Context: an optimization exercise on an open-source flow, tuned for small area. The choices shown serve that exercise and are no tape-out recipe. Only simulation tests tie the RTL to the original design; equivalence was not proved. Power is estimated from default activity; no workload was simulated.

**design/flow/run.sh**
```bash
#!/bin/bash
# synth_recipe.tcl (not shown) runs the flow's synth.tcl, then flattens the netlist and writes it again
# the make line also repeats each setting of config.mk as NAME=value (left out here)
make -C /OpenROAD-flow-scripts/flow DESIGN_CONFIG=/design/flow/config.mk WORK_HOME=/design/flow/orfs CLKGATE_MAP_FILE= SYNTH_SCRIPT=/design/flow/synth_recipe.tcl finish
```
**design/flow/config.mk**
```make
export PLATFORM = sky130hd
export DESIGN_NAME = DSP
export DESIGN_NICKNAME = DSP
export VERILOG_FILES = /design/flow/design.v
export SDC_FILE = /design/flow/constraint.sdc
export NUM_CORES = 4
export LEC_CHECK = 0
export CAP_MARGIN = 20
export CORE_MARGIN = 2
export CORE_UTILIZATION = 40
export SLEW_MARGIN = 20
```
**design/flow/design.v**
```verilog
module combine (in,clk,CE,RST,out);
parameter sel =0;
parameter size=18;
parameter rsttype="sync";
input [size-1:0] in;
input clk,RST,CE;
output [size-1:0] out;
reg [size-1:0] outflip,outflip1;
wire [size-1:0] outfinal;
always @ (posedge clk) begin
    if(CE) begin
    if (RST)
    outflip<=0;
    else
outflip<=in;
    end
end
always @ (posedge clk,posedge RST) begin
    if (RST)
    outflip1<=0;
    else
    if (CE)
outflip1<=in;
end
assign outfinal =(rsttype=="sync")? (outflip): (outflip1);
assign out= (sel==0)?in:outfinal; 
endmodule
module mux2 (a,b,out1);
parameter size=18;
parameter sel1="DIRECT";
input [size-1:0] a,b;
output reg [size-1:0] out1;
always @ (*) begin 
    if (sel1=="DIRECT")
    out1=a;
    else if (sel1=="CASCADE")
    out1=b;
    else out1=0;
end
endmodule
module mux4 (a,b,c,d,sel2,out2);
parameter size=48;
input [size-1:0] a,b,c,d;
input [1:0] sel2;
output reg [size-1:0] out2;
always @ (*) begin
    case(sel2)
    0:out2=a;
    1:out2=b;
    2:out2=c; 
    default:out2=d;
    endcase 
end
endmodule
module DSP (A,B,D,C,clk,CARRYIN,OPMODE,BCIN,RSTA,RSTB,RSTM,RSTP,RSTC,RSTD,RSTCARRYIN,RSTOPMODE,CEA,CEB,CEM,CEP,CEC,CED,CECARRYIN,
CEOPMODE,PCIN,BCOUT,PCOUT,P,M,CARRYOUT,CARRYOUTF);
parameter A0REG=0;
parameter A1REG=1;
parameter B0REG=0;
parameter B1REG=1;
parameter CREG=1;
parameter DREG=1;
parameter MREG=1;
parameter PREG=1;
parameter CARRYINREG=1;
parameter CARRYOUTREG=1;
parameter OPMODEREG=1;
parameter CARRYINSEL="OPMODE5";
parameter B_INPUT="DIRECT";
parameter rsttype="sync";
input [17:0] A,B,D,BCIN;
input [47:0] C,PCIN;
input [7:0] OPMODE;
input clk,CARRYIN,RSTA,RSTB,RSTM,RSTP,RSTC,RSTD,RSTCARRYIN,RSTOPMODE,CEA,CEB,CEM,CEP,CEC,CED,CECARRYIN,CEOPMODE;
output [17:0] BCOUT;
output [47:0] PCOUT,P;
output [35:0] M;
output CARRYOUT,CARRYOUTF;
wire [17:0] d_out,b0_out,a0_out,pre_out,b1_out,a1_out;
wire [17:0] b_before,pre_op;
wire [47:0] c_out;
wire [47:0] X_;
wire [35:0] mult_out;
wire [35:0] m_out;
wire [47:0] M_OUT;
wire [47:0] x_out,z_out;
wire cyi_out;
reg cascade_out;
reg [1:0] flag;
wire [47:0]post_out,post_out1,post_out2;
wire [7:0] OPMODE_OUT;
wire cout,cout1,cout2;
combine #(1,8,"sync") OPMODE_REG (OPMODE,clk,CEOPMODE,RSTOPMODE,OPMODE_OUT);
combine #(1,18,"sync") d_reg (D,clk,CED,RSTD,d_out);
mux2 #(18,"DIRECT") multiplexer (B,BCIN,b_before);
combine #(0,18,"sync") b0_reg (b_before,clk,CEB,RSTB,b0_out);
combine #(0,18,"sync") a0_reg (A,clk,CEA,RSTA,a0_out);
combine #(1,48,"sync") c_reg (C,clk,CEC,RSTC,c_out);
assign pre_op=(OPMODE_OUT[6]==0)?(d_out+b0_out):(d_out-b0_out);
assign pre_out=(OPMODE_OUT[4]==0)?b0_out:pre_op;
combine #(1,18,"sync") b1_reg  (pre_out,clk,CEB,RSTB,b1_out);
combine #(1,18,"sync") a1_reg(a0_out,clk,CEA,RSTA,a1_out);
assign BCOUT=b1_out;
assign X_={d_out[11:0],a1_out[17:0],b1_out[17:0]};
assign mult_out=a1_out*b1_out;
combine #(1,36,"sync") m_reg (mult_out,clk,CEM,RSTM,m_out);
assign M=m_out;
assign M_OUT=(m_out)&(48'h000fffffffff);
always @ (*) begin
    if (CARRYINSEL=="OPMODE5") begin
    flag=1;
    cascade_out=OPMODE[5];
    end
    else if (CARRYINSEL=="CARRYIN") begin
        flag=2;
    cascade_out= CARRYIN;
    end
    else begin
    cascade_out=0;
    flag=3;
    end
end
combine #(1,1,"sync") CYI(cascade_out,clk,CECARRYIN,RSTCARRYIN,cyi_out);
mux4 #(48) x_mult (48'b0,M_OUT,P,X_,OPMODE_OUT [1:0],x_out);
mux4 #(48) z_mult (48'b0,PCIN,P,c_out,OPMODE_OUT [3:2],z_out);
assign {cout1,post_out1}=x_out+z_out+cyi_out;
assign {cout2,post_out2}=z_out-(x_out+cyi_out);
assign cout =(OPMODE_OUT [7]==0)?cout1:cout2;
assign post_out =(OPMODE_OUT [7]==0)?post_out1:post_out2;
combine #(1,1,"sync") C_cas(cout,clk,CECARRYIN,RSTCARRYIN,CARRYOUT);
assign CARRYOUTF=CARRYOUT;
combine  #(1,48,"sync") P_REG (post_out,clk,CEP,RSTP,P);
assign PCOUT=P;
endmodule
```
**design/flow/constraint.sdc**
```tcl
create_clock -name core_clock -period 8.0 [get_ports {clk}]
set_input_delay 1.6000 -clock core_clock [delete_from_list [all_inputs] [get_ports {clk}]]
set_output_delay 1.6000 -clock core_clock [all_outputs]
set_load 0.01 [all_outputs]
```
pdn.png
Bar = 100 um. Pins as bars on the die edge.
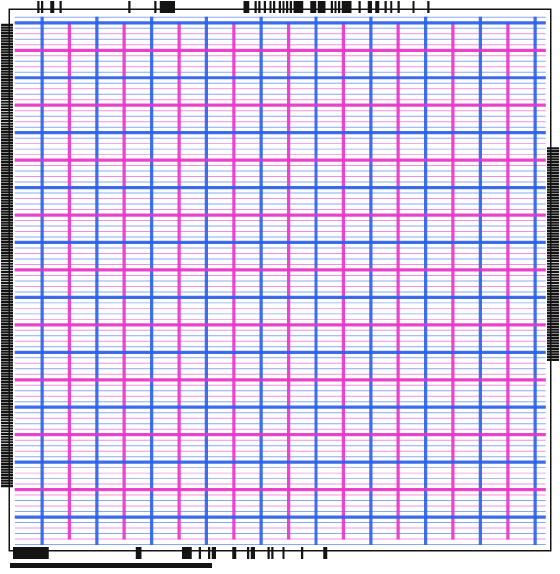
legend:
  VDD:
    color: magenta
  VSS:
    color: blue
signal pins: 346
met5 straps: 19
met4 straps: 19
rows: 96
met1 rails: 97

final_congestion.png
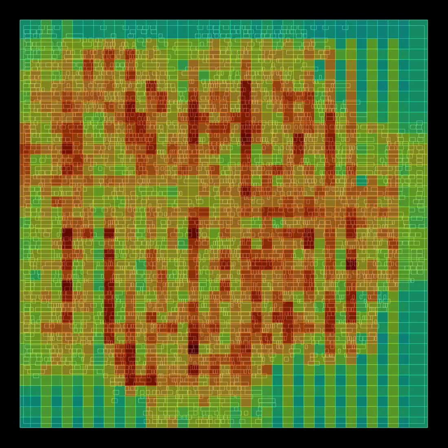
busiest grt layer: met2
Overall Global Routing Usage: 26.2%
met2 global-route usage: 42.5%
final core occ: 46.6%

==> impl_results.md <==
- Status: timing/DRC/antenna clean
- Pwr dens: between 400 and 500 nW/um2
- WL per Instance: between 20 and 25 um
- Root buffer cell: clkbuf_16
- Unrepaired setup endpoints after global routing: false
- Initial Utilization: roughly two fifths
- Post-detail-place hpwl: approximately 73000 um
- R2R Setup Slk: between 800 and 900 ps
- Core area: approximately 70000 um2
- Largest net degree at the start of global routing: 53
- Seq/Total Area, Yosys: 21.1%
- Area growth from synthesis to layout: 15.2%
- Die H: between 200 and 300 um
- Crit path max-delay family: adder cells
- DIE WIDTH: around 270 um
- Share of layout cells above drive strength 1: 5.66%
- Crit path time final: approximately 7200 ps
- Number of hold violations in the final report: 0
- Drt total wl: 92800 um
- Vias: about 23000
- Post-CTS Setup Inserts: 0
- Top-area cell type share of the netlist area: 21.1%
- Required time of the critical path: between 8000 and 9000 ps
- Warnings from Yosys: 9
- Maximum fanout along the worst path: 19
- Clock Latency Late Sink: about 520 ps
- Min-Delay Endpoint: b1_reg.outflip[16]$_SDFFCE_PP0P_
- Row cnt: 96
- Fin Clk Skew: ~26 ps
- Filler-free cell count of the finished design: roughly 4200
- Min-delay src: d_reg.outflip[16]$_SDFFCE_PP0P_
- Global-route wire length before repair: approximately 140000 um
- Congestion Overflow GR: 0
- Async SR Flop Fraction: 0%
- Initial antenna violation count: 8
- Iteration-0 DRC Markers: roughly 1400
- # DRC: 0
- Detail Route Antenna Nets: 0
- Worst setup SP type: flip-flop
- Crit path top cell by count: fa_1
- Clock transition at path regs: approximately 80 ps
- Filler cell count: roughly 6800
- Vias in the first global route: between 20000 and 25000
- Post-Syn Area: approximately 28000 um2
- Most common cell after layout, fill and taps aside: inv_1
- Placed Instances: 4135
- Worst Hold Class: flip-flop to flip-flop
- Crit. End Element: flip-flop
- Slew Viols, Final: 0
- Critical path type: flip-flop to flip-flop
- Clock Sinks: a little under 200
- Worst path cell trace: nand2_1, fa_1, fa_1, fa_1, fa_1, inv_1, fa_1, fa_1, ha_1, nor2b_1, nor2_1, o21ai_0, o311ai_1, a21o_1, o211ai_1, a221oi_1, xor2_1, nor2_1
- Post-Synthesis Cells: roughly 3100
- CTS max path bufs: 2
- Routability cong.: a little over 0.9
- Primary FF master, synth: edfxtp_1
- Inserted Diodes: 0
- Vias per cell: 5.42
- Synthesized Nets: 3782
- TritonCTS clock tree: yes
- Avg Inst Size Synth: about 9.1 um2
- VDD IR-drop max: 0.567 mV
- Fmax: 139 MHz
- CP max-delay cell: edfxtp_1
- Maximum cell stage delay along the critical path: between 1000 and 1500 ps
- Die area: a little over 70000 um2
- Io pins: about 350
- Relative slew slack: 26.2%
- CTS buffer count: 17
- Fin nets: approximately 4000
- Hold_buf cts: 0
- Area contributors post-synth: edfxtp_1 21%, fa_1 19%, ha_1 12%
- Setup violators final: 0
- CP arrival: 7440 ps
- Post-synth EDFFs: 195
- Hold WS: between 800 and 900 ps
- CTS-repair resized insts: 0
- Commonest non-fill, non-tap cells in the layout: 424 x inv_1, 322 x clkdlybuf4s50_1, 267 x ha_1
- Reg2Reg Launch Point: a1_reg.outflip[9]$_SDFFCE_PP0P_
- Final setup TNS: 0 ps
- Max H-tree Level: 4
- Number of detailed-route iterations in the first pass: 7
- Worst r2r dst: m_reg.outflip[34]$_SDFFCE_PP0P_
- Port Buffers: approximately 330
- Synth Register Bits: roughly 200
- Hold depth: 4
- Worst-margin pin slew: 1110 ps
- FF-to-FF path depth: 18
- Maxcap violations: 0
- Crit path buf inv count: 1
- Synth cell types: 75
- Lkg Pwr: about 14 nW
- Leading area contributor after synthesis: edfxtp_1
- Fin crit share: roughly 90%
-- cell families (layout without fill, tap and decap cells) --
logic type	after synthesis	after routing	share of synthesized area (%)
xor+xnor	132	132	4.16
mux	117	117	4.60
compound gates	568	568	14.0
fa+ha+maj	528	528	30.8
simple gates	873	873	15.6
flops	195	195	21.1
buf+inv	647	822	9.68
-- cell usage after synthesis, drive strengths merged (8+ instances only) --
cell type	instances
a211o	8
a211oi	24
a21o	84
a21oi	143
a22o	83
a31oi	19
and2	143
and3	15
buf	88
clkbuf	135
edfxtp	195
fa	261
ha	267
inv	424
mux2	84
mux2i	33
nand2	266
nand2b	12
nand3	16
nand4	22
nor2	185
nor2b	134
nor3	32
o211ai	11
o21a	16
o21ai	80
o21bai	16
o22ai	14
o31ai	15
or2	12
or3	8
xnor2	87
xor2	45
-- stage by stage --
step,power (W),util (%),area [um2],worst slack (ps)
final,0.0141,46.6,32000,814
after global routing,0.0156,46.6,32000,514
after CTS,0.0141,46.6,32000,924
after detailed placement,0.0131,45.7,31400,937
after global placement,0.0131,45.7,31400,1020
after floorplan,0.0101,-,27800,1760
-- registers in the layout, summed over array words and instances, names as in the netlist --
| name | cells |
|---|---|
| a1_reg.outflip | 18 |
| OPMODE_REG.outflip | 7 |
| C_cas.outflip | 1 |
| P_REG.outflip | 48 |
| CYI.outflip | 1 |
| d_reg.outflip | 18 |
| m_reg.outflip | 36 |
| c_reg.outflip | 48 |
| b1_reg.outflip | 18 |
-- worst max-delay path by stage --
| stage | startpoint | to | cells after the start |
|---|---|---|---|
| 3_5_place_dp | a1_reg.outflip[9]$_SDFFCE_PP0P_ | m_reg.outflip[34]$_SDFFCE_PP0P_ | 18 |
| 5_1_grt | a1_reg.outflip[9]$_SDFFCE_PP0P_ | m_reg.outflip[34]$_SDFFCE_PP0P_ | 18 |
| 2_1_floorplan | b1_reg.outflip[9]$_SDFFCE_PP0P_ | m_reg.outflip[33]$_SDFFCE_PP0P_ | 24 |
| 3_3_place_gp | b1_reg.outflip[3]$_SDFFCE_PP0P_ | m_reg.outflip[34]$_SDFFCE_PP0P_ | 18 |
| 6_report | a1_reg.outflip[9]$_SDFFCE_PP0P_ | m_reg.outflip[34]$_SDFFCE_PP0P_ | 18 |
| 4_1_cts | a1_reg.outflip[9]$_SDFFCE_PP0P_ | m_reg.outflip[34]$_SDFFCE_PP0P_ | 18 |
-- worst register-to-register path: stages (launching register included) --
cell and delay [ps]:
edfxtp_1 1020, nand2_1 210, fa_1 560, fa_1 480
fa_1 530, fa_1 540, inv_1 50, fa_1 490
fa_1 410, ha_1 360, nor2b_1 160, nor2_1 80
o21ai_0 180, o311ai_1 740, a21o_1 250, o211ai_1 180
a221oi_1 450, xor2_1 180, nor2_1 50
-- layout make-up --
class | count | area, um2 | area share (%)
clock inverters | 14 | 141 | 0.442
repair buffers | 367 | 3580 | 11.2
clock buffers | 17 | 425 | 1.33
multi-input cells | 2218 | 19200 | 60.1
flip-flops and latches | 195 | 5860 | 18.3
well taps | 931 | 1160 | 3.64
inverters | 424 | 1590 | 4.98
-- routing by layer --
layer,GRT usage (%),vias up,wire (um)
li1,-,10473,-
met5,0,-,44
met1,33.4,11097,38800
met2,42.5,869,42300
met3,7.62,118,8810
met4,8.83,8,2840
-- power breakdown --
part	total (W)	internal, W	switching, W
Clock	0.000901	0.000412	0.000488
Combinational	0.0112	0.00487	0.00637
Sequential	0.00197	0.00157	0.000407
Total	0.0141	0.00685	0.00727

==> re-timing with driven ports <==
The results above use ideal ports. As a check the final layout listed here was re-extracted and re-timed, cells and wires unchanged.
Step 1 (the two cells are an assumption about what drives the block):
set clk [get_ports {clk}]
set_driving_cell -lib_cell sky130_fd_sc_hd__clkbuf_16 $clk
set_driving_cell -lib_cell sky130_fd_sc_hd__buf_2 [delete_from_list [all_inputs] $clk]
Step 2, shift: input delay + t, output delay - t, t = (earliest + latest rising clock arrival at the registers) / 2. This alone moves slack from input paths to output paths.
a / b / c = no drivers / after step 1 / after step 2; a / b = the first two.
t (ns): 0.574
setup WS [ns]: 0.814 / 0.814 / 0.814
slew at the worst register clock pin (ns): 0.09 / 0.09
worst data-port slew with drivers (ns): 0.11
After both steps this run still meets setup and hold. For this run, drivers alone change the setup slack by 0.000 ns; drivers and shift together by 0.000 ns.
